From an optimization exercise on the open Yosys and OpenROAD flow, aimed at small area and few clock cycles; shortcuts taken in it are not production practice. Only simulation tests tie the RTL to the original design; equivalence was not proved.

Fig. 1: routed metal per tile
Drawn at 0.5 px/um. The die is cut into 35 by 35 equal tiles; white is low, dark blue is high, scaled to the fullest tile. Values are wire area over tile area, all layers added.
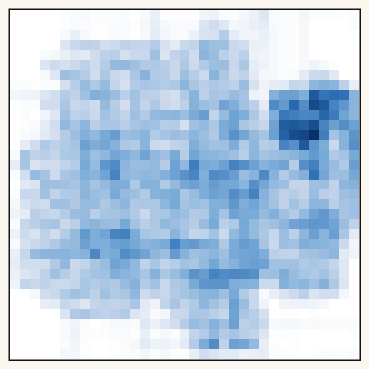
Fig. 2: cell classes on the final placement
Drawn at 1 px/um.
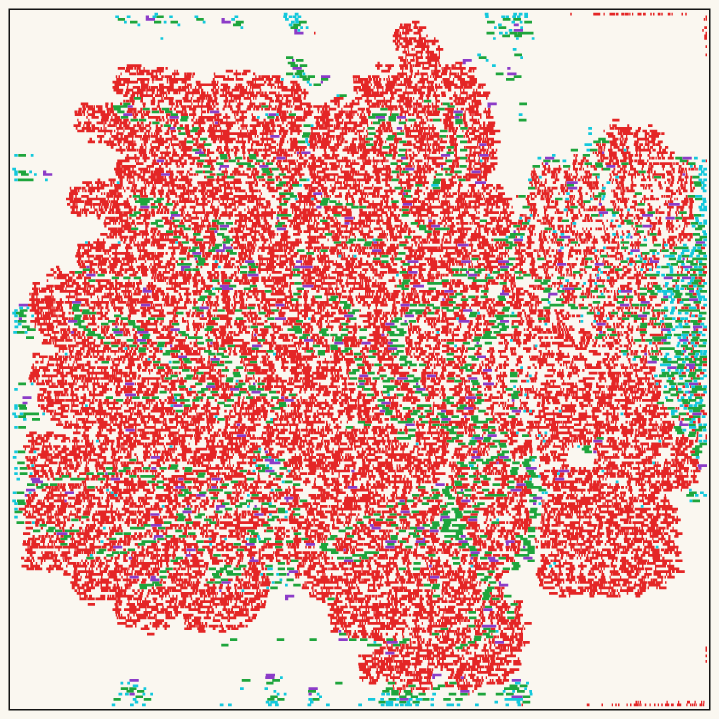
Fig. 3: clock wiring as the flow saved it
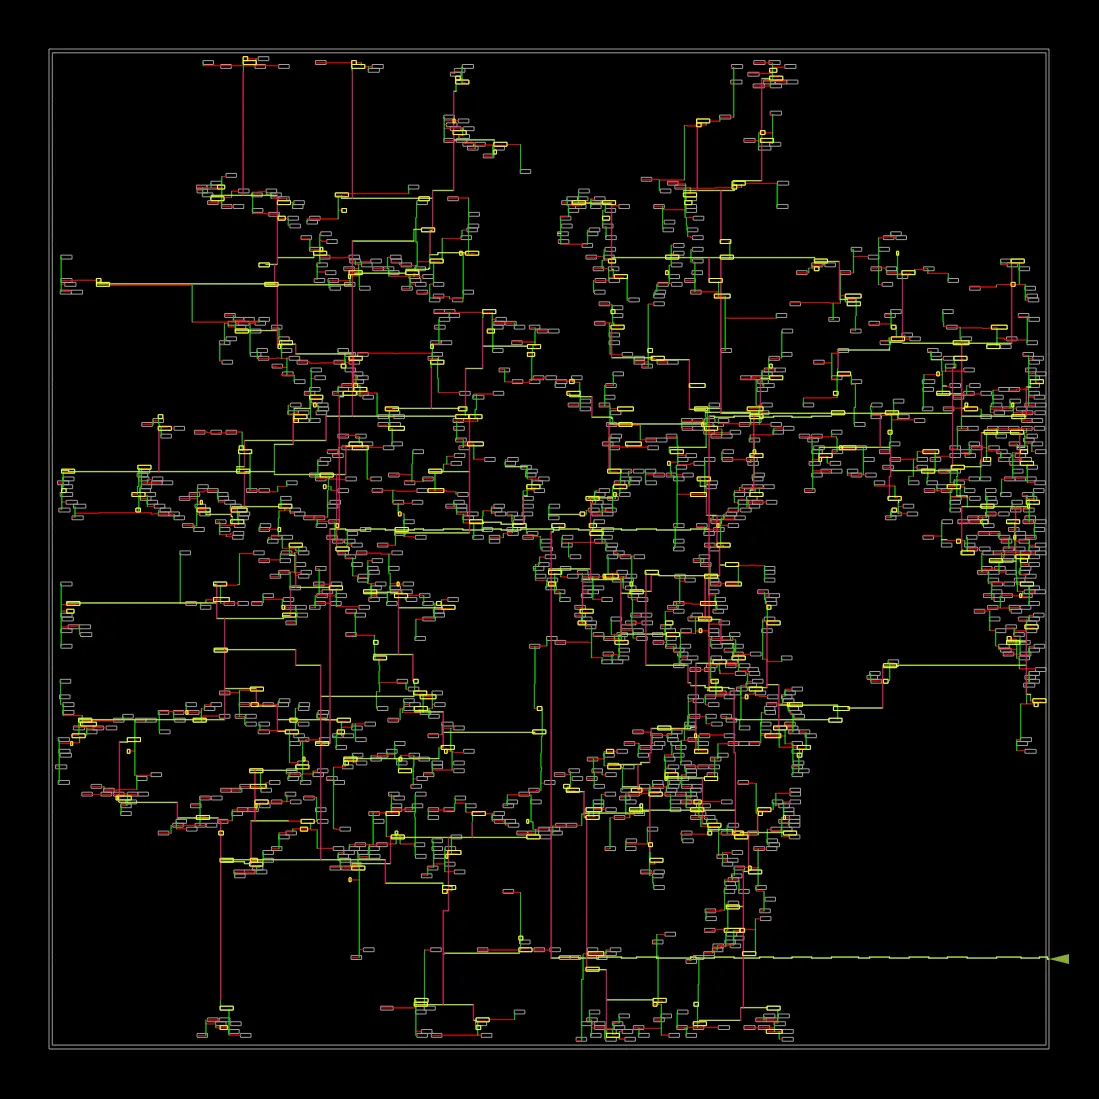
Fig. 4: ports around the boundary
Drawn at 0.5 px/um. Pins as bars across the die edge, other pins in gray.
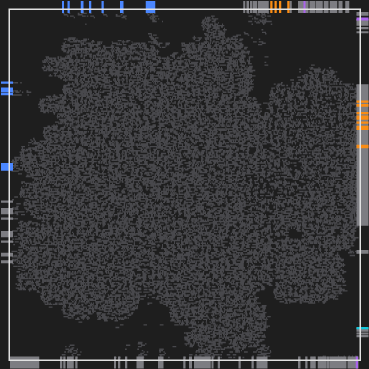
[flow/config.mk]
export PLATFORM = sky130hd
export DESIGN_NAME = lenet
export DESIGN_NICKNAME = lenet
export VERILOG_FILES = /design/flow/design.v
export SDC_FILE = /design/flow/constraint.sdc
export NUM_CORES = 8
export LEC_CHECK = 0
export CAP_MARGIN = 20
export CORE_MARGIN = 2
export CORE_UTILIZATION = 40
export SLEW_MARGIN = 20
[flow/constraint.sdc]
create_clock -name core_clock -period 11.0 [get_ports {clk}]
set_input_delay 2.2000 -clock core_clock [delete_from_list [all_inputs] [get_ports {clk}]]
set_output_delay 2.2000 -clock core_clock [all_outputs]
set_load 0.01 [all_outputs]
[flow/design.v]
module lenet (
    input wire clk,
    input wire rst_n,
    input wire compute_start,
    output reg compute_finish,
    input wire [31:0] scale_CONV1,
    input wire [31:0] scale_CONV2,
    input wire [31:0] scale_CONV3,
    input wire [31:0] scale_FC1,
    input wire [31:0] scale_FC2,
    output reg [ 3:0] sram_weight_wea0,
    output reg [15:0] sram_weight_addr0,
    output reg [31:0] sram_weight_wdata0,
    input wire [31:0] sram_weight_rdata0,
    output reg [ 3:0] sram_weight_wea1,
    output reg [15:0] sram_weight_addr1,
    output reg [31:0] sram_weight_wdata1,
    input wire [31:0] sram_weight_rdata1,
    output reg [ 3:0] sram_act_wea0,
    output reg [15:0] sram_act_addr0,
    output reg [31:0] sram_act_wdata0,
    input wire [31:0] sram_act_rdata0,
    output reg [ 3:0] sram_act_wea1,
    output reg [15:0] sram_act_addr1,
    output reg [31:0] sram_act_wdata1,
    input wire [31:0] sram_act_rdata1
);
reg rst_n_d,  compute_start_d,compute_finish_d;
reg  signed [31:0] scale_CONV1_d, scale_CONV2_d, scale_CONV3_d, scale_FC1_d, scale_FC2_d;
reg [3:0] sram_weight_wea0_d, sram_weight_wea1_d, sram_act_wea0_d, sram_act_wea1_d;
reg [15:0] sram_weight_addr0_d, sram_weight_addr1_d, sram_act_addr0_d, sram_act_addr1_d;
reg [31:0] sram_weight_wdata0_d, sram_weight_wdata1_d, sram_act_wdata0_d, sram_act_wdata1_d;
reg signed[7:0] sram_weight_rdata0_d [3:0];
reg signed[7:0] sram_weight_rdata1_d [3:0];
reg signed [7:0] sram_act_rdata0_d [3:0];
reg signed [7:0] sram_act_rdata1_d [3:0];
integer i;
always@(posedge clk)
begin 
        compute_start_d <= compute_start;
        scale_CONV1_d <= scale_CONV1;
        scale_CONV2_d <= scale_CONV2;
        scale_CONV3_d <= scale_CONV3;
        scale_FC1_d <= scale_FC1;
        scale_FC2_d <= scale_FC2;
        {sram_weight_rdata0_d[3], sram_weight_rdata0_d[2], sram_weight_rdata0_d[1], sram_weight_rdata0_d[0]} <= sram_weight_rdata0;
        {sram_weight_rdata1_d[3], sram_weight_rdata1_d[2], sram_weight_rdata1_d[1], sram_weight_rdata1_d[0]} <= sram_weight_rdata1;
        {sram_act_rdata0_d[3], sram_act_rdata0_d[2], sram_act_rdata0_d[1], sram_act_rdata0_d[0]} <= sram_act_rdata0;
        {sram_act_rdata1_d[3], sram_act_rdata1_d[2], sram_act_rdata1_d[1], sram_act_rdata1_d[0]} <= sram_act_rdata1;
end
always@(posedge clk)begin
    sram_weight_wea0 <= 0;
    sram_weight_wea1 <= 0;
    sram_weight_wdata0 <= 0;
    sram_weight_wdata1 <= 0;
    sram_act_wea1 <= 0;
end
parameter idle = 4'd0;
parameter load_addr = 4'd1;
parameter load_data0 = 4'd2;
parameter load_data1 = 4'd3;
parameter compute = 4'd4;
parameter to_zero = 4'd5;
parameter to_zero1 = 4'd6;
parameter wr_in_reg1 = 4'd7;
parameter wr_in_reg2 = 4'd8;
parameter reload_addr = 4'd9;
parameter finish = 4'd10;
(* synthesis, fsm_state = "onehot" *) reg [3:0] next_state, state;
(* synthesis, fsm_state = "onehot" *) reg [2:0] next_state1, state1;
reg [2:0] localcounter , localcounter_next;
reg [4:0] outputchannelcounter , outputchannelcounter_next;
reg [2:0] intputchannelcounter , intputchannelcounter_next;
reg [2:0] colcounter, colcounter_next;
reg [3:0] rowcounter , rowcounter_next;
reg [8:0] writecounter_sram , writecounter_sram_next;
reg [1:0] writecounter, writecounter_next;
reg [5:0] coumput_cnt , coumput_cnt_next;
reg startcom1;
reg startcom2;
reg done0;
reg done1;
reg write_enable , write_enable_next;
wire  signed [24:0] psum [7:0];
reg   signed [24:0] psum_o0 [3:0];
wire signed [24:0] out_max[1:0];
wire signed [7:0] out_actq[1:0];
reg  signed [31:0] scale;
wire signed [7:0] in [4:0];
wire signed [7:0] we [3:0];
reg  signed [7:0] weight_buffer1 [4:0];
wire [24:0] psum_to_actq ;
always @(posedge clk) begin
    if(!rst_n)begin
        scale <= 0;
    end
    else begin
        case (state1)
            0: scale <= scale_CONV1_d;
            1: scale <= scale_CONV2_d;
            2: scale <= scale_CONV3_d;
            3: scale <= scale_FC1_d;
            default: scale <= 0;
        endcase
    end
end
always@(posedge clk)begin
    if(!rst_n)begin
        state1 <= 0;
    end
    else begin
        state1 <= next_state1;
    end
end
always @(*) begin
    next_state1 = 0;
    case(state1)
        0 : begin
            if(sram_act_addr0 == 591 && state == reload_addr) next_state1 = 1;
            else next_state1 = 0;
        end
        1 : begin
            if(outputchannelcounter == 16 && state == reload_addr) next_state1 = 2;
            else next_state1 = 1;
        end
        2: begin
            if (sram_act_addr0 == 721 ) next_state1 = 3;
            else next_state1 = 2;
        end
        3: begin
            if (sram_act_addr0 == 742 ) next_state1 = 4;
            else next_state1 = 3;
        end
        4: next_state1 = 4;
        default: next_state1 = 0;
    endcase
end
always@(posedge clk)begin
    if(!rst_n) state <= idle;
    else state <= next_state;
end
always@(*)begin
    case(state)
        idle: begin
            if(compute_start_d) next_state = load_addr;
            else next_state = idle;
        end
        load_addr: next_state = load_data0;
        load_data0: next_state = load_data1;
        load_data1: next_state = compute;
        compute: begin
            case(state1)
            0 : begin
                if(coumput_cnt == 4) next_state = to_zero;
                else next_state = compute;
            end
            1 : begin
                if(coumput_cnt == 34) next_state = to_zero;
                else next_state = compute;
            end
            2 : begin
                if(coumput_cnt == 49) next_state = to_zero;
                else next_state = compute;
            end
            3 : begin
                if(coumput_cnt == 14) next_state = to_zero;
                else next_state = compute;
            end
            4 : begin
                if(coumput_cnt == 10) next_state = to_zero;
                else next_state = compute;
            end
            default: next_state = idle;
            endcase
        end
        to_zero: begin
            case(state1)
            0 : begin
                if(writecounter == 2 || colcounter == 7) next_state = to_zero1;
                else next_state = compute; 
            end
            1 : begin
                if(writecounter == 2 || colcounter == 3 || writecounter == 3) next_state = to_zero1;
                else next_state = compute;
            end
            2,3 : begin
                if(writecounter == 3) next_state = wr_in_reg2;
                else next_state = compute;
            end
            4 : next_state = wr_in_reg2;
            default: next_state = idle;
            endcase
        end
        to_zero1 : next_state = wr_in_reg1; 
        wr_in_reg1: next_state = wr_in_reg2;
        wr_in_reg2: next_state = reload_addr;
        reload_addr:begin
            case(state1)
                0 : begin
                    if(sram_act_addr0 == 591) next_state = load_addr;
                    else next_state = load_data0;
                end
                1 : begin
                    if(outputchannelcounter == 16) next_state = load_addr;
                    else next_state = load_data0;
                end
                2 : begin
                    if(sram_act_addr0 == 721) next_state = load_addr;
                    else next_state = load_data0;
                end
                3 : begin
                    if(sram_act_addr0 == 742) next_state = load_addr;
                    else next_state = load_data0;
                end
                4 : begin
                    if(sram_act_addr0 == 752) next_state = finish;
                    else next_state = load_data0;
                end
                default: next_state = idle;
            endcase 
        end
        finish: next_state = idle;
        default: next_state = idle;
    endcase
end
always@(posedge clk)begin
    if(!rst_n) compute_finish <= 0;
    else begin
        if(state == finish) compute_finish <= 1;
        else compute_finish <= 0;
    end
end
 always@(*)begin
    case(state)
        compute: begin
            if(localcounter == 1) startcom1 = 0;
            else startcom1 = 1;
        end
        default: startcom1 = 0;
    endcase
 end
 always@(posedge clk)begin
    if(startcom1) startcom2 <= 1;
    else startcom2 <= 0;
 end
always@(posedge clk) begin
    if(!rst_n) done0 <= 0;
    else begin
        if(state == to_zero) done0 <= 1;
        else done0 <= 0;
    end
end
always@(posedge clk)begin
    if(done0) done1 <= 1;
    else done1 <= 0; 
end
 always@(*)begin
    case(state1)
    0, 1 : begin
        case(state)
            load_data0 , load_data1 , compute , to_zero:  begin
                if(localcounter == 5) localcounter_next = 0;
                else localcounter_next = localcounter + 1;
            end
            default : localcounter_next = 0;
        endcase
    end
    default : localcounter_next = 0;
    endcase
end
always@(posedge clk)begin
    if(!rst_n) localcounter <= 0;
    else localcounter <= localcounter_next;
end
always@(*)begin
    case(state)
        compute : coumput_cnt_next = coumput_cnt + 1;
        default : coumput_cnt_next = 0;
    endcase
end
always@(posedge clk)begin
    if(!rst_n) coumput_cnt <= 0;
    else coumput_cnt <= coumput_cnt_next;
end
always@(*)begin
    if(coumput_cnt==1 && state1 == 0) colcounter_next = colcounter + 1;
    else if (coumput_cnt == 32 && state1 == 1) colcounter_next = colcounter + 1;
    else if (state == wr_in_reg1) begin
        if(colcounter == 7) colcounter_next = 0;
        else colcounter_next = colcounter;
    end
    else if (state == wr_in_reg2 && state1 == 1 && colcounter == 3) colcounter_next = 0;
    else colcounter_next = colcounter;
end
always@(posedge clk)begin
    if(!rst_n) colcounter <= 0;
    else colcounter <= colcounter_next;
end
always@(*)begin
    case(state1)
    0:begin
        if(colcounter == 6 && coumput_cnt == 1) rowcounter_next = rowcounter + 1;
        else if (rowcounter == 14) rowcounter_next = 0;
        else rowcounter_next = rowcounter;
    end
    1 : begin
        if(colcounter == 3 && coumput_cnt == 33) rowcounter_next = rowcounter + 1;
        else if (rowcounter == 5) rowcounter_next = 0;
        else rowcounter_next = rowcounter;
    end
    default: rowcounter_next = 0;
    endcase
end
always@(posedge clk)begin
    if(!rst_n) rowcounter <= 0;
    else rowcounter <= rowcounter_next;
end
always@(*)begin
    if (coumput_cnt == 32) intputchannelcounter_next = 0;
    else if(state1 == 1 && localcounter == 4) intputchannelcounter_next = intputchannelcounter + 1;
    else intputchannelcounter_next = intputchannelcounter;
end 
always@(posedge clk)begin
    if(!rst_n) intputchannelcounter <= 0;
    else intputchannelcounter <= intputchannelcounter_next;
end
always@(*)begin
    case(state1)
        0 : begin
            if(rowcounter == 14) outputchannelcounter_next = outputchannelcounter + 1;
            else if (outputchannelcounter == 6) outputchannelcounter_next = 0;
            else outputchannelcounter_next = outputchannelcounter;
        end
        1 : begin
            if(rowcounter == 5) outputchannelcounter_next = outputchannelcounter + 1;
            else if (outputchannelcounter == 16 && state == reload_addr) outputchannelcounter_next = 0;
            else outputchannelcounter_next = outputchannelcounter;
        end
        4 : begin
            if(coumput_cnt == 9) outputchannelcounter_next = outputchannelcounter + 1;
            else outputchannelcounter_next = outputchannelcounter;
        end
        default: outputchannelcounter_next = 0;
    endcase
end
always@(posedge clk)begin
    if(!rst_n) outputchannelcounter <= 0;
    else outputchannelcounter <= outputchannelcounter_next;
end
always@(*)begin
    if (state1 == 4) writecounter_next = 0;
    else if(write_enable) begin
        if(state1 == 1 && colcounter == 3) writecounter_next = writecounter + 1;
        else if (state1 > 1) writecounter_next = writecounter + 1;
        else writecounter_next = writecounter + 2;
    end
    else if (state == reload_addr && state1 == 0) writecounter_next = 0;
    else writecounter_next = writecounter;
end
always@(posedge clk)begin
    if(!rst_n) writecounter <= 0;
    else writecounter <= writecounter_next;
end
always@(*)begin
    if(done1 && state1 < 2 ) write_enable_next = 1;
    else if (state1 == 1 && colcounter == 3) write_enable_next = 0;
    else if (state1 > 1 && state == to_zero) write_enable_next = 1;
    else write_enable_next = 0;
end
always@(posedge clk)begin
    if(!rst_n) write_enable <= 0;
    else write_enable <= write_enable_next;
end
always@(posedge clk)begin
    if(!rst_n) sram_act_wdata1 <= 0;
    else if (write_enable && writecounter == 3) sram_act_wdata1 <= {24'b0 , out_actq[1]};
    else sram_act_wdata1 <= sram_act_wdata1;
end
always@(posedge clk)begin
    if(!rst_n) sram_act_wea0 <= 0 ;
    else begin
        if(state == wr_in_reg2 || (state1 >1 && state == to_zero1)) sram_act_wea0 <= 4'b1111;
        else sram_act_wea0 <= 0;
    end
end
always@(posedge clk)begin
    if(!rst_n) sram_act_wdata0 <= 0 ;
    else begin
        if(write_enable) begin
            if(state1 == 1 && colcounter == 3)begin
                case(writecounter)
                0: sram_act_wdata0        <= {24'b0 ,out_actq[0]};
                1: sram_act_wdata0[15:0]  <=  {out_actq[0] , sram_act_wdata1[7:0]};  
                2: sram_act_wdata0[23:16] <=  out_actq[0];  
                3: sram_act_wdata0[31:24] <=  out_actq[0];  
                default: sram_act_wdata0  <= 0;
                endcase
            end
            else begin
                if(state1 < 2) begin
                    case(writecounter)
                    0: sram_act_wdata0        <= {16'b0 ,out_actq[1], out_actq[0]};   
                    1: begin
                        if (colcounter == 2) sram_act_wdata0[23:0] <= {out_actq[1],out_actq[0] , sram_act_wdata1[7:0]};
                        else sram_act_wdata0[23:8]  <=  {out_actq[1],out_actq[0]};  
                    end
                    2: sram_act_wdata0[31:16] <=  {out_actq[1],out_actq[0]};  
                    3: sram_act_wdata0[31:24] <= out_actq[0];  
                    default: sram_act_wdata0  <= 0;
                    endcase
                end
                else begin
                    case(writecounter)
                    0: begin
                        if(state1 == 4) sram_act_wdata0 <= {{{7{psum[0][24]}},psum[0]} + {{7{psum[3][24]}},psum[3]} + {sram_weight_rdata0_d[3],sram_weight_rdata0_d[2],sram_weight_rdata0_d[1],sram_weight_rdata0_d[0]}};   
                        else sram_act_wdata0        <= {24'b0,out_actq[0]};   
                    end
                    1: sram_act_wdata0[15:8]  <=  out_actq[0];  
                    2: sram_act_wdata0[23:16] <=  out_actq[0];  
                    3: sram_act_wdata0[31:24] <=  out_actq[0];  
                    default: sram_act_wdata0  <= 0;
                    endcase
                end
            end
        end
        else sram_act_wdata0 <= sram_act_wdata0;
    end
end
always@(*)begin
    case(state)
        reload_addr : begin
            case(state1)
                0,2,3,4 : writecounter_sram_next = writecounter_sram + 1; 
                1 : begin
                    if(writecounter == 0) writecounter_sram_next = writecounter_sram + 1;
                    else writecounter_sram_next = writecounter_sram;
                end
                default: writecounter_sram_next = 0;
            endcase
        end
        wr_in_reg2 : begin
            if(writecounter == 3 && colcounter != 3 & state1 == 1) writecounter_sram_next = writecounter_sram + 1;
            else writecounter_sram_next = writecounter_sram;
        end
        default: writecounter_sram_next = writecounter_sram;
    endcase
end
always@(posedge clk)begin
    if(!rst_n) writecounter_sram <= 0;
    else writecounter_sram <= writecounter_sram_next;
end
reg [15:0] sram_act_addr0_next;
reg [15:0] sram_act_addr1_next;
always@(*)begin
    case (state)
        idle: begin
            sram_act_addr0_next = 0;
            sram_act_addr1_next = 0;
        end
        load_addr: begin
            case(state1)
                0 : begin
                    sram_act_addr0_next = 0;
                    sram_act_addr1_next = 1;
                end
                1 : begin
                    sram_act_addr0_next = 256;
                    sram_act_addr1_next = 257;
                end
                2 : begin
                    sram_act_addr0_next = 592;
                    sram_act_addr1_next = 593;
                end
                3 : begin
                    sram_act_addr0_next = 692;
                    sram_act_addr1_next = 693;
                end
                4 : begin
                    sram_act_addr0_next = 722;
                    sram_act_addr1_next = 723;
                end
                default: begin
                    sram_act_addr0_next = 0;
                    sram_act_addr1_next = 0;
                end
            endcase
        end
        compute: begin
            case(state1)
                0 : begin
                    if(coumput_cnt == 3) begin
                        sram_act_addr0_next = 0 + colcounter + (rowcounter << 4);
                        sram_act_addr1_next = 1 + colcounter + (rowcounter << 4);
                    end
                    else begin
                        sram_act_addr0_next = sram_act_addr0 + 8; 
                        sram_act_addr1_next = sram_act_addr1 + 8;
                    end
                end
                1 : begin
                    if(localcounter == 5) begin
                        sram_act_addr0_next = 256 + colcounter + (rowcounter << 3) + intputchannelcounter * 56;
                        sram_act_addr1_next = 257 + colcounter + (rowcounter << 3) + intputchannelcounter * 56;
                    end
                    else begin
                        sram_act_addr0_next = sram_act_addr0 + 4; 
                        sram_act_addr1_next = sram_act_addr1 + 4;
                    end
                end
                2 : begin
                        if(coumput_cnt == 48) begin
                            sram_act_addr0_next = 592 ;
                            sram_act_addr1_next = 593 ;
                        end
                        else begin
                            sram_act_addr0_next = sram_act_addr0 + 2; 
                            sram_act_addr1_next = sram_act_addr1 + 2;
                        end
                end
                3 : begin
                        if(coumput_cnt == 13) begin
                            sram_act_addr0_next = 692 ;
                            sram_act_addr1_next = 693 ;
                        end
                        else begin
                            sram_act_addr0_next = sram_act_addr0 + 2; 
                            sram_act_addr1_next = sram_act_addr1 + 2;
                        end
                end
                4 : begin
                        sram_act_addr0_next = sram_act_addr0 + 2; 
                        sram_act_addr1_next = sram_act_addr1 + 2;
                end
                default: begin
                    sram_act_addr0_next = 0;
                    sram_act_addr1_next = 0;
                end
            endcase
        end
        wr_in_reg2 : begin          
            sram_act_addr0_next = 256 + writecounter_sram; 
            sram_act_addr1_next = 257 + writecounter_sram;
        end
        reload_addr : begin
            case(state1)
            0 : begin 
                sram_act_addr0_next = 0 + colcounter + (rowcounter << 4);
                sram_act_addr1_next = 1 + colcounter + (rowcounter << 4);
            end 
            1 : begin
                sram_act_addr0_next = 256 + colcounter + (rowcounter << 3) + intputchannelcounter * 56;
                sram_act_addr1_next = 257 + colcounter + (rowcounter << 3) + intputchannelcounter * 56;
            end
            2 : begin
                sram_act_addr0_next = 592;
                sram_act_addr1_next = 593;
            end
            3 : begin
                sram_act_addr0_next = 692;
                sram_act_addr1_next = 693;
            end
            4 : begin
                sram_act_addr0_next = 722;
                sram_act_addr1_next = 723;
            end
            default: begin
                sram_act_addr0_next = 0;
                sram_act_addr1_next = 0;
            end
            endcase
        end
        default: begin
            case(state1)
                0 : begin
                    sram_act_addr0_next = sram_act_addr0 + 8; 
                    sram_act_addr1_next = sram_act_addr1 + 8;
                end
                1 : begin
                    sram_act_addr0_next = sram_act_addr0 + 4; 
                    sram_act_addr1_next = sram_act_addr1 + 4;
                end
                2,3,4 : begin
                    sram_act_addr0_next = sram_act_addr0 + 2; 
                    sram_act_addr1_next = sram_act_addr1 + 2;
                end
                default: begin
                    sram_act_addr0_next = 0; 
                    sram_act_addr1_next = 0;
                end
            endcase
        end
    endcase
end
always@(posedge clk)begin
    if(!rst_n) begin
        sram_act_addr0 <= 0 ;
        sram_act_addr1 <= 0 ;
    end
    else begin
        sram_act_addr0 <= sram_act_addr0_next;
        sram_act_addr1 <= sram_act_addr1_next;
    end
end
reg [15:0] sram_weight_addr0_next;
reg [15:0] sram_weight_addr1_next;
always@(*)begin
    case (state)
        idle: begin
            sram_weight_addr0_next = 0;
            sram_weight_addr1_next = 0;
        end
        load_addr: begin
            case(state1)
            0 : begin
                sram_weight_addr0_next = 0;
                sram_weight_addr1_next = 1;
            end
            1 : begin
                sram_weight_addr0_next = 60;
                sram_weight_addr1_next = 61;
            end
            2 : begin
                sram_weight_addr0_next = 1020;
                sram_weight_addr1_next = 1021;
            end
            3 : begin
                sram_weight_addr0_next = 13020;
                sram_weight_addr1_next = 13021;
            end
            4 : begin
                sram_weight_addr0_next = 15540;
                sram_weight_addr1_next = 15541;
            end
            default: begin
                sram_weight_addr0_next = 0;
                sram_weight_addr1_next = 0;
            end
            endcase
        end
        compute: begin
            case(state1) 
                0 : begin
                    if(coumput_cnt == 3) begin
                        sram_weight_addr0_next = 0 + 10 * outputchannelcounter;
                        sram_weight_addr1_next = 1 + 10 * outputchannelcounter;
                    end
                    else begin
                        sram_weight_addr0_next = sram_weight_addr0 + 2; 
                        sram_weight_addr1_next = sram_weight_addr1 + 2;
                    end
                end
                1 : begin
                    if(coumput_cnt == 33) begin
                        sram_weight_addr0_next = 60 + 60 * outputchannelcounter;
                        sram_weight_addr1_next = 61 + 60 * outputchannelcounter;
                    end
                    else if (localcounter == 4) begin
                        sram_weight_addr0_next = sram_weight_addr0;
                        sram_weight_addr1_next = sram_weight_addr1;
                    end
                    else begin
                        sram_weight_addr0_next = sram_weight_addr0 + 2; 
                        sram_weight_addr1_next = sram_weight_addr1 + 2;
                    end
                end
                2 : begin
                    if(coumput_cnt == 48) begin
                        sram_weight_addr0_next = sram_weight_addr0 ; 
                        sram_weight_addr1_next = sram_weight_addr1 ;
                    end
                    else begin
                        sram_weight_addr0_next = sram_weight_addr0 + 2; 
                        sram_weight_addr1_next = sram_weight_addr1 + 2;
                    end
                end
                3 : begin
                    if(coumput_cnt == 13) begin
                        sram_weight_addr0_next = sram_weight_addr0 ; 
                        sram_weight_addr1_next = sram_weight_addr1 ;
                    end
                    else begin
                        sram_weight_addr0_next = sram_weight_addr0 + 2; 
                        sram_weight_addr1_next = sram_weight_addr1 + 2;
                    end
                end
                4 : begin
                    if(coumput_cnt == 9) begin
                        sram_weight_addr0_next = 15750 + outputchannelcounter; 
                        sram_weight_addr1_next = sram_weight_addr1 ;
                    end
                    else begin
                        sram_weight_addr0_next = sram_weight_addr0 + 2; 
                        sram_weight_addr1_next = sram_weight_addr1 + 2;
                    end
                end
                default: begin
                    sram_weight_addr0_next = 0;
                    sram_weight_addr1_next = 0;
                end
            endcase
        end
        reload_addr : begin
            case(state1)
                    0 : begin 
                        sram_weight_addr0_next = 0 + 10 * outputchannelcounter;
                        sram_weight_addr1_next = 1 + 10 * outputchannelcounter;
                    end
                    1 : begin
                        sram_weight_addr0_next = 60 + 60 * outputchannelcounter;
                        sram_weight_addr1_next = 61 + 60 * outputchannelcounter;
                    end
                    2,3 : begin
                        sram_weight_addr0_next = sram_weight_addr0 - 6;
                        sram_weight_addr1_next = sram_weight_addr1 - 6;
                    end
                    4 : begin
                        sram_weight_addr0_next = 15540 + outputchannelcounter * 21;
                        sram_weight_addr1_next = 15541 + outputchannelcounter * 21;
                    end
                    default: begin
                        sram_weight_addr0_next = 0;
                        sram_weight_addr1_next = 0;
                    end
                endcase
        end
        default: begin
            sram_weight_addr0_next = sram_weight_addr0 + 2; 
            sram_weight_addr1_next = sram_weight_addr1 + 2;
        end
    endcase
end
always@(posedge clk)begin
    if(!rst_n) begin
        sram_weight_addr0 <= 0 ;
        sram_weight_addr1 <= 0 ;
    end
    else begin
        sram_weight_addr0 <= sram_weight_addr0_next;
        sram_weight_addr1 <= sram_weight_addr1_next;
    end
end
always@(posedge clk)begin
        weight_buffer1[0] <= sram_weight_rdata0_d[0];
        weight_buffer1[1] <= sram_weight_rdata0_d[1];
        weight_buffer1[2] <= sram_weight_rdata0_d[2];
        weight_buffer1[3] <= sram_weight_rdata0_d[3];
        weight_buffer1[4] <= sram_weight_rdata1_d[0];
end
maxpool maxpool0(
    .clk(clk),
    .rst_n(rst_n),
    .in_data0(psum_o0[0]),
    .in_data1(psum_o0[1]),
    .in_data2(psum[4]),
    .in_data3(psum[5]),
    .out_data(out_max[0])
);
maxpool maxpool1(
    .clk(clk),
    .rst_n(rst_n),
    .in_data0(psum_o0[2]),
    .in_data1(psum_o0[3]),
    .in_data2(psum[6]),
    .in_data3(psum[7]),
    .out_data(out_max[1])
);
assign psum_to_actq = (state1 > 1) ? psum[0]+psum[3] : out_max[0];
actq actq0(
    .M(scale[24:0]),
    .in_data(psum_to_actq),
    .out_data(out_actq[0])
);
actq actq1(
    .M(scale[24:0]),
    .in_data(out_max[1]),
    .out_data(out_actq[1])
);
assign in[0] = (state1 > 1 ) ? 0 : sram_act_rdata0_d[3];
assign in[1] = (state1 > 1 ) ? 0 : sram_act_rdata1_d[0];
assign in[2] = (state1 == 4 && coumput_cnt == 10) ? 0 : sram_act_rdata1_d[1];
assign in[3] = (state1 == 4 && coumput_cnt == 10) ? 0 : sram_act_rdata1_d[2];
assign in[4] = (state1 == 4 && coumput_cnt == 10) ? 0 : sram_act_rdata1_d[3];
assign we[0] = (state1 > 1 ) ? sram_weight_rdata1_d[1] : sram_weight_rdata0_d[2];
assign we[1] = (state1 > 1 ) ? sram_weight_rdata1_d[2] : sram_weight_rdata0_d[3];
assign we[2] = (state1 > 1 ) ? sram_weight_rdata1_d[3] : sram_weight_rdata1_d[0];
assign we[3] = (state1 == 4 && coumput_cnt == 10) ? 0 : sram_act_rdata1_d[0];
always@(posedge clk)begin
    psum_o0[0] <= psum[0];
    psum_o0[1] <= psum[1];
    psum_o0[2] <= psum[2];
    psum_o0[3] <= psum[3];
end
pe pe00(
    .clk(clk),
    .rst_n(rst_n),
    .compute_start(startcom1),
    .done(done0),
    .in_data0(sram_act_rdata0_d[0]),
    .in_data1(sram_act_rdata0_d[1]),
    .in_data2(sram_act_rdata0_d[2]),
    .in_data3(sram_act_rdata0_d[3]),
    .in_data4(we[3]),
    .weight_data0(sram_weight_rdata0_d[0]),
    .weight_data1(sram_weight_rdata0_d[1]),
    .weight_data2(sram_weight_rdata0_d[2]),
    .weight_data3(sram_weight_rdata0_d[3]),
    .weight_data4(sram_weight_rdata1_d[0]),
    .out_data(psum[0])
);
pe pe01(
    .clk(clk),
    .rst_n(rst_n),
    .compute_start(startcom1),
    .done(done0),
    .in_data0(sram_act_rdata0_d[1]),
    .in_data1(sram_act_rdata0_d[2]),
    .in_data2(sram_act_rdata0_d[3]),
    .in_data3(sram_act_rdata1_d[0]),
    .in_data4(sram_act_rdata1_d[1]),
    .weight_data0(sram_weight_rdata0_d[0]),
    .weight_data1(sram_weight_rdata0_d[1]),
    .weight_data2(sram_weight_rdata0_d[2]),
    .weight_data3(sram_weight_rdata0_d[3]),
    .weight_data4(sram_weight_rdata1_d[0]),
    .out_data(psum[1])
);
pe pe02(
    .clk(clk),
    .rst_n(rst_n),
    .compute_start(startcom1),
    .done(done0),
    .in_data0(sram_act_rdata0_d[2]),
    .in_data1(sram_act_rdata0_d[3]),
    .in_data2(sram_act_rdata1_d[0]),
    .in_data3(sram_act_rdata1_d[1]),
    .in_data4(sram_act_rdata1_d[2]),
    .weight_data0(sram_weight_rdata0_d[0]),
    .weight_data1(sram_weight_rdata0_d[1]),
    .weight_data2(sram_weight_rdata0_d[2]),
    .weight_data3(sram_weight_rdata0_d[3]),
    .weight_data4(sram_weight_rdata1_d[0]),
    .out_data(psum[2])
);
pe pe03(
    .clk(clk),
    .rst_n(rst_n),
    .compute_start(startcom1),
    .done(done0),
    .in_data0(in[0]),
    .in_data1(in[1]),
    .in_data2(in[2]),
    .in_data3(in[3]),
    .in_data4(in[4]),
    .weight_data0(sram_weight_rdata0_d[0]),
    .weight_data1(sram_weight_rdata0_d[1]),
    .weight_data2(we[0]),
    .weight_data3(we[1]),
    .weight_data4(we[2]),
    .out_data(psum[3])
);
pe pe10(
    .clk(clk),
    .rst_n(rst_n),
    .compute_start(startcom2),
    .done(done1),
    .in_data0(sram_act_rdata0_d[0]),
    .in_data1(sram_act_rdata0_d[1]),
    .in_data2(sram_act_rdata0_d[2]),
    .in_data3(sram_act_rdata0_d[3]),
    .in_data4(sram_act_rdata1_d[0]),
    .weight_data0(weight_buffer1[0]),
    .weight_data1(weight_buffer1[1]),
    .weight_data2(weight_buffer1[2]),
    .weight_data3(weight_buffer1[3]),
    .weight_data4(weight_buffer1[4]),
    .out_data(psum[4])
);
pe pe11(
    .clk(clk),
    .rst_n(rst_n),
    .compute_start(startcom2),
    .done(done1),
    .in_data0(sram_act_rdata0_d[1]),
    .in_data1(sram_act_rdata0_d[2]),
    .in_data2(sram_act_rdata0_d[3]),
    .in_data3(sram_act_rdata1_d[0]),
    .in_data4(sram_act_rdata1_d[1]),
    .weight_data0(weight_buffer1[0]),
    .weight_data1(weight_buffer1[1]),
    .weight_data2(weight_buffer1[2]),
    .weight_data3(weight_buffer1[3]),
    .weight_data4(weight_buffer1[4]),
    .out_data(psum[5])
);
pe pe12(
    .clk(clk),
    .rst_n(rst_n),
    .compute_start(startcom2),
    .done(done1),
    .in_data0(sram_act_rdata0_d[2]),
    .in_data1(sram_act_rdata0_d[3]),
    .in_data2(sram_act_rdata1_d[0]),
    .in_data3(sram_act_rdata1_d[1]),
    .in_data4(sram_act_rdata1_d[2]),
    .weight_data0(weight_buffer1[0]),
    .weight_data1(weight_buffer1[1]),
    .weight_data2(weight_buffer1[2]),
    .weight_data3(weight_buffer1[3]),
    .weight_data4(weight_buffer1[4]),
    .out_data(psum[6])
);
pe pe13(
    .clk(clk),
    .rst_n(rst_n),
    .compute_start(startcom2),
    .done(done1),
    .in_data0(sram_act_rdata0_d[3]),
    .in_data1(sram_act_rdata1_d[0]),
    .in_data2(sram_act_rdata1_d[1]),
    .in_data3(sram_act_rdata1_d[2]),
    .in_data4(sram_act_rdata1_d[3]),
    .weight_data0(weight_buffer1[0]),
    .weight_data1(weight_buffer1[1]),
    .weight_data2(weight_buffer1[2]),
    .weight_data3(weight_buffer1[3]),
    .weight_data4(weight_buffer1[4]),
    .out_data(psum[7])
);
endmodule
module pe (
    input clk,
    input rst_n,
    input compute_start,
    input done,
    input signed [7:0] in_data0,
    input signed [7:0] in_data1,
    input signed [7:0] in_data2,
    input signed [7:0] in_data3,
    input signed [7:0] in_data4,
    input signed [7:0] weight_data0,
    input signed [7:0] weight_data1,
    input signed [7:0] weight_data2,
    input signed [7:0] weight_data3,
    input signed [7:0] weight_data4,
    output reg signed [24:0] out_data
);
    integer i;
    reg signed [15:0] product [4:0];
    wire signed [15:0] product_next [4:0];
    assign product_next[0] = (compute_start) ? in_data0 * weight_data0  : 0;
    assign product_next[1] = (compute_start) ? in_data1 * weight_data1  : 0;
    assign product_next[2] = (compute_start) ? in_data2 * weight_data2  : 0;
    assign product_next[3] = (compute_start) ? in_data3 * weight_data3  : 0;
    assign product_next[4] = (compute_start) ? in_data4 * weight_data4  : 0;
    always@(posedge clk)begin
        for(i = 0; i < 5; i = i + 1)begin
            product[i] <= product_next[i];
        end
    end
    wire signed [24:0] out_data_next;
    assign out_data_next = (done) ? 0 : ((((product[0] + product[1]) + (product[2] + product[3])) + product[4]) + out_data);
    always@(posedge clk)begin
        if(!rst_n) out_data <= 0;
        else out_data <= out_data_next;
    end
endmodule
module maxpool (
    input clk,
    input rst_n,
    input signed [24:0] in_data0,
    input signed [24:0] in_data1,
    input signed [24:0] in_data2,
    input signed [24:0] in_data3,
    output reg signed [24:0] out_data
);
    wire signed [24:0] temp0,temp1,temp2;
    assign temp0 = (in_data0 > in_data1) ? in_data0 : in_data1;
    assign temp1 = (in_data2 > in_data3) ? in_data2 : in_data3;
    assign temp2 = (temp0 > temp1) ? temp0 : temp1;
    always @(posedge clk) begin
        if(!rst_n) out_data <= 0;
        else out_data <= temp2;
    end
endmodule
module actq (
    input signed [24:0] M,
    input signed [24:0] in_data,
    output wire signed [7:0] out_data
);
    wire signed [7:0] data;
    wire signed [24:0] temp;
    assign temp =  (M * in_data) >>> 16;
    assign data =  (temp > 127) ? 127 : (temp < -128) ? -128 : temp;
    assign out_data = (in_data > 0) ? data : 0;
endmodule
[flow/run.sh]
#!/bin/bash
# synth_recipe.tcl (not shown) runs the flow's synth.tcl, then flattens the netlist and writes it again
# the make line also repeats each setting of config.mk as NAME=value (left out here)
make -C /OpenROAD-flow-scripts/flow DESIGN_CONFIG=/design/flow/config.mk WORK_HOME=/design/flow/orfs CLKGATE_MAP_FILE= SYNTH_SCRIPT=/design/flow/synth_recipe.tcl finish
==> impl_metrics.py <==
metrics = {
    "run_status": {
        "status": "timing/DRC/antenna clean",
    },
    "routing": {
        "drtPass1Iterations": 6,
        "routed-wl-met3_um": 35620,
        "drc_errors": 0,
        "dr_wl_met2_um": 265700,
    },
    "layout": {
        "synthToLayoutAreaGrowth_pct": 8.612,
        "bufAreaShareNonClock_pct": 2.514,
        "fin_cells": 27620,
    },
    "sta": {
        "relSlewSlack_pct": 6.442,
    },
    "logic_synthesis": {
        "avgSynthCellArea_um2": 9.138,
        "synth_compound_area_share_pct": 8.534,
        "yosys-top-cells-area": "fa_1 (31%), dfxtp_1 (15%), ha_1 (14%), inv_1 (7.1%), and2_1 (6.5%)",
    },
    "global_routing": {
        "antenna_found_initial": 51,
    },
    "cts": {
        "cts_setup_buffers": 0,
        "ctsLongestPathBuffers": 4,
        "clkTransAtPathRegs_ns": 0.06,
    },
    "placement": {
        "dp.final_hpwl_um": 443000,
        "dpl_worst_slack_ns": 0.6918,
    },
    "setup_path": {
        "required_ns": 11.85,
        "setup.worst_path.class": "flop to flop",
        "cp_num_cells": 34,
        "endpoint_kind": "flop",
        "r2r_cells": 34,
        "path_buf_inv": 3,
    },
    "power_and_ir_drop": {
        "p_comb_share_pct": 67.7,
        "p_seq_share_pct": 16.1,
    },
    "worst_hold_path": {
        "worst_hold_path.endpoint": "psum_o0[1][0]",
    },
}
Testbench counts, summed over its fixed seeds: cycles 919,240.
## Picture notes: Fig. 1
emptiest ninth of the die = upper left
nearly empty tiles = 14%
mean over tiles = 0.19
fullest tile = 0.68

## Picture notes: Fig. 2
green -> flops  # cells 1,436, share of their area 14%
purple -> clock drivers and dummy loads  # cells 354, share of their area 3.4%
cyan -> other buffers and delay cells  # cells 588, share of their area 2.6%
red -> combinational and other logic  # cells 18,796, share of their area 80%

## Picture notes: Fig. 3
sequential cell count: 1,436
# clk buffers: 245

## Picture notes: Fig. 4
blue -> sram_act_rdata0  # pins 32, direction input, edge 19 top, 13 left
purple -> sram_act_wea1  # pins 4, direction output, edge 2 right, 1 bottom, 1 top
orange -> sram_act_addr1  # pins 16, direction output, edge 12 right, 4 top
cyan -> clk  # pins 1, direction input, edge right
chip height: 699.0 um
Die X: 699.0 um
IO Port Bufs: 339

port drivers added, routing unchanged:
In the flow no input, the clock included, has a driving cell. The finished layout below was timed again as built, in two steps.
Step 1: set_driving_cell puts a clkbuf_16 on clk and a buf_2 on each other input, an assumption about the parent block.
Step 2, shift: input delay + t, output delay - t, t = (earliest + latest rising clock arrival at the registers) / 2. This alone moves slack from input paths to output paths.
a / b / c = ideal / step 1 / step 2; a / b = the first two.
shift t [ns]: 1.052
slack for setup (ns): 0.646 / 0.646 / 0.646
worst slew at a driven data input, ns: 0.14
After both steps setup and hold are still met in this run. For this run, drivers alone change the setup slack by 0.000 ns; drivers and shift together by 0.000 ns.
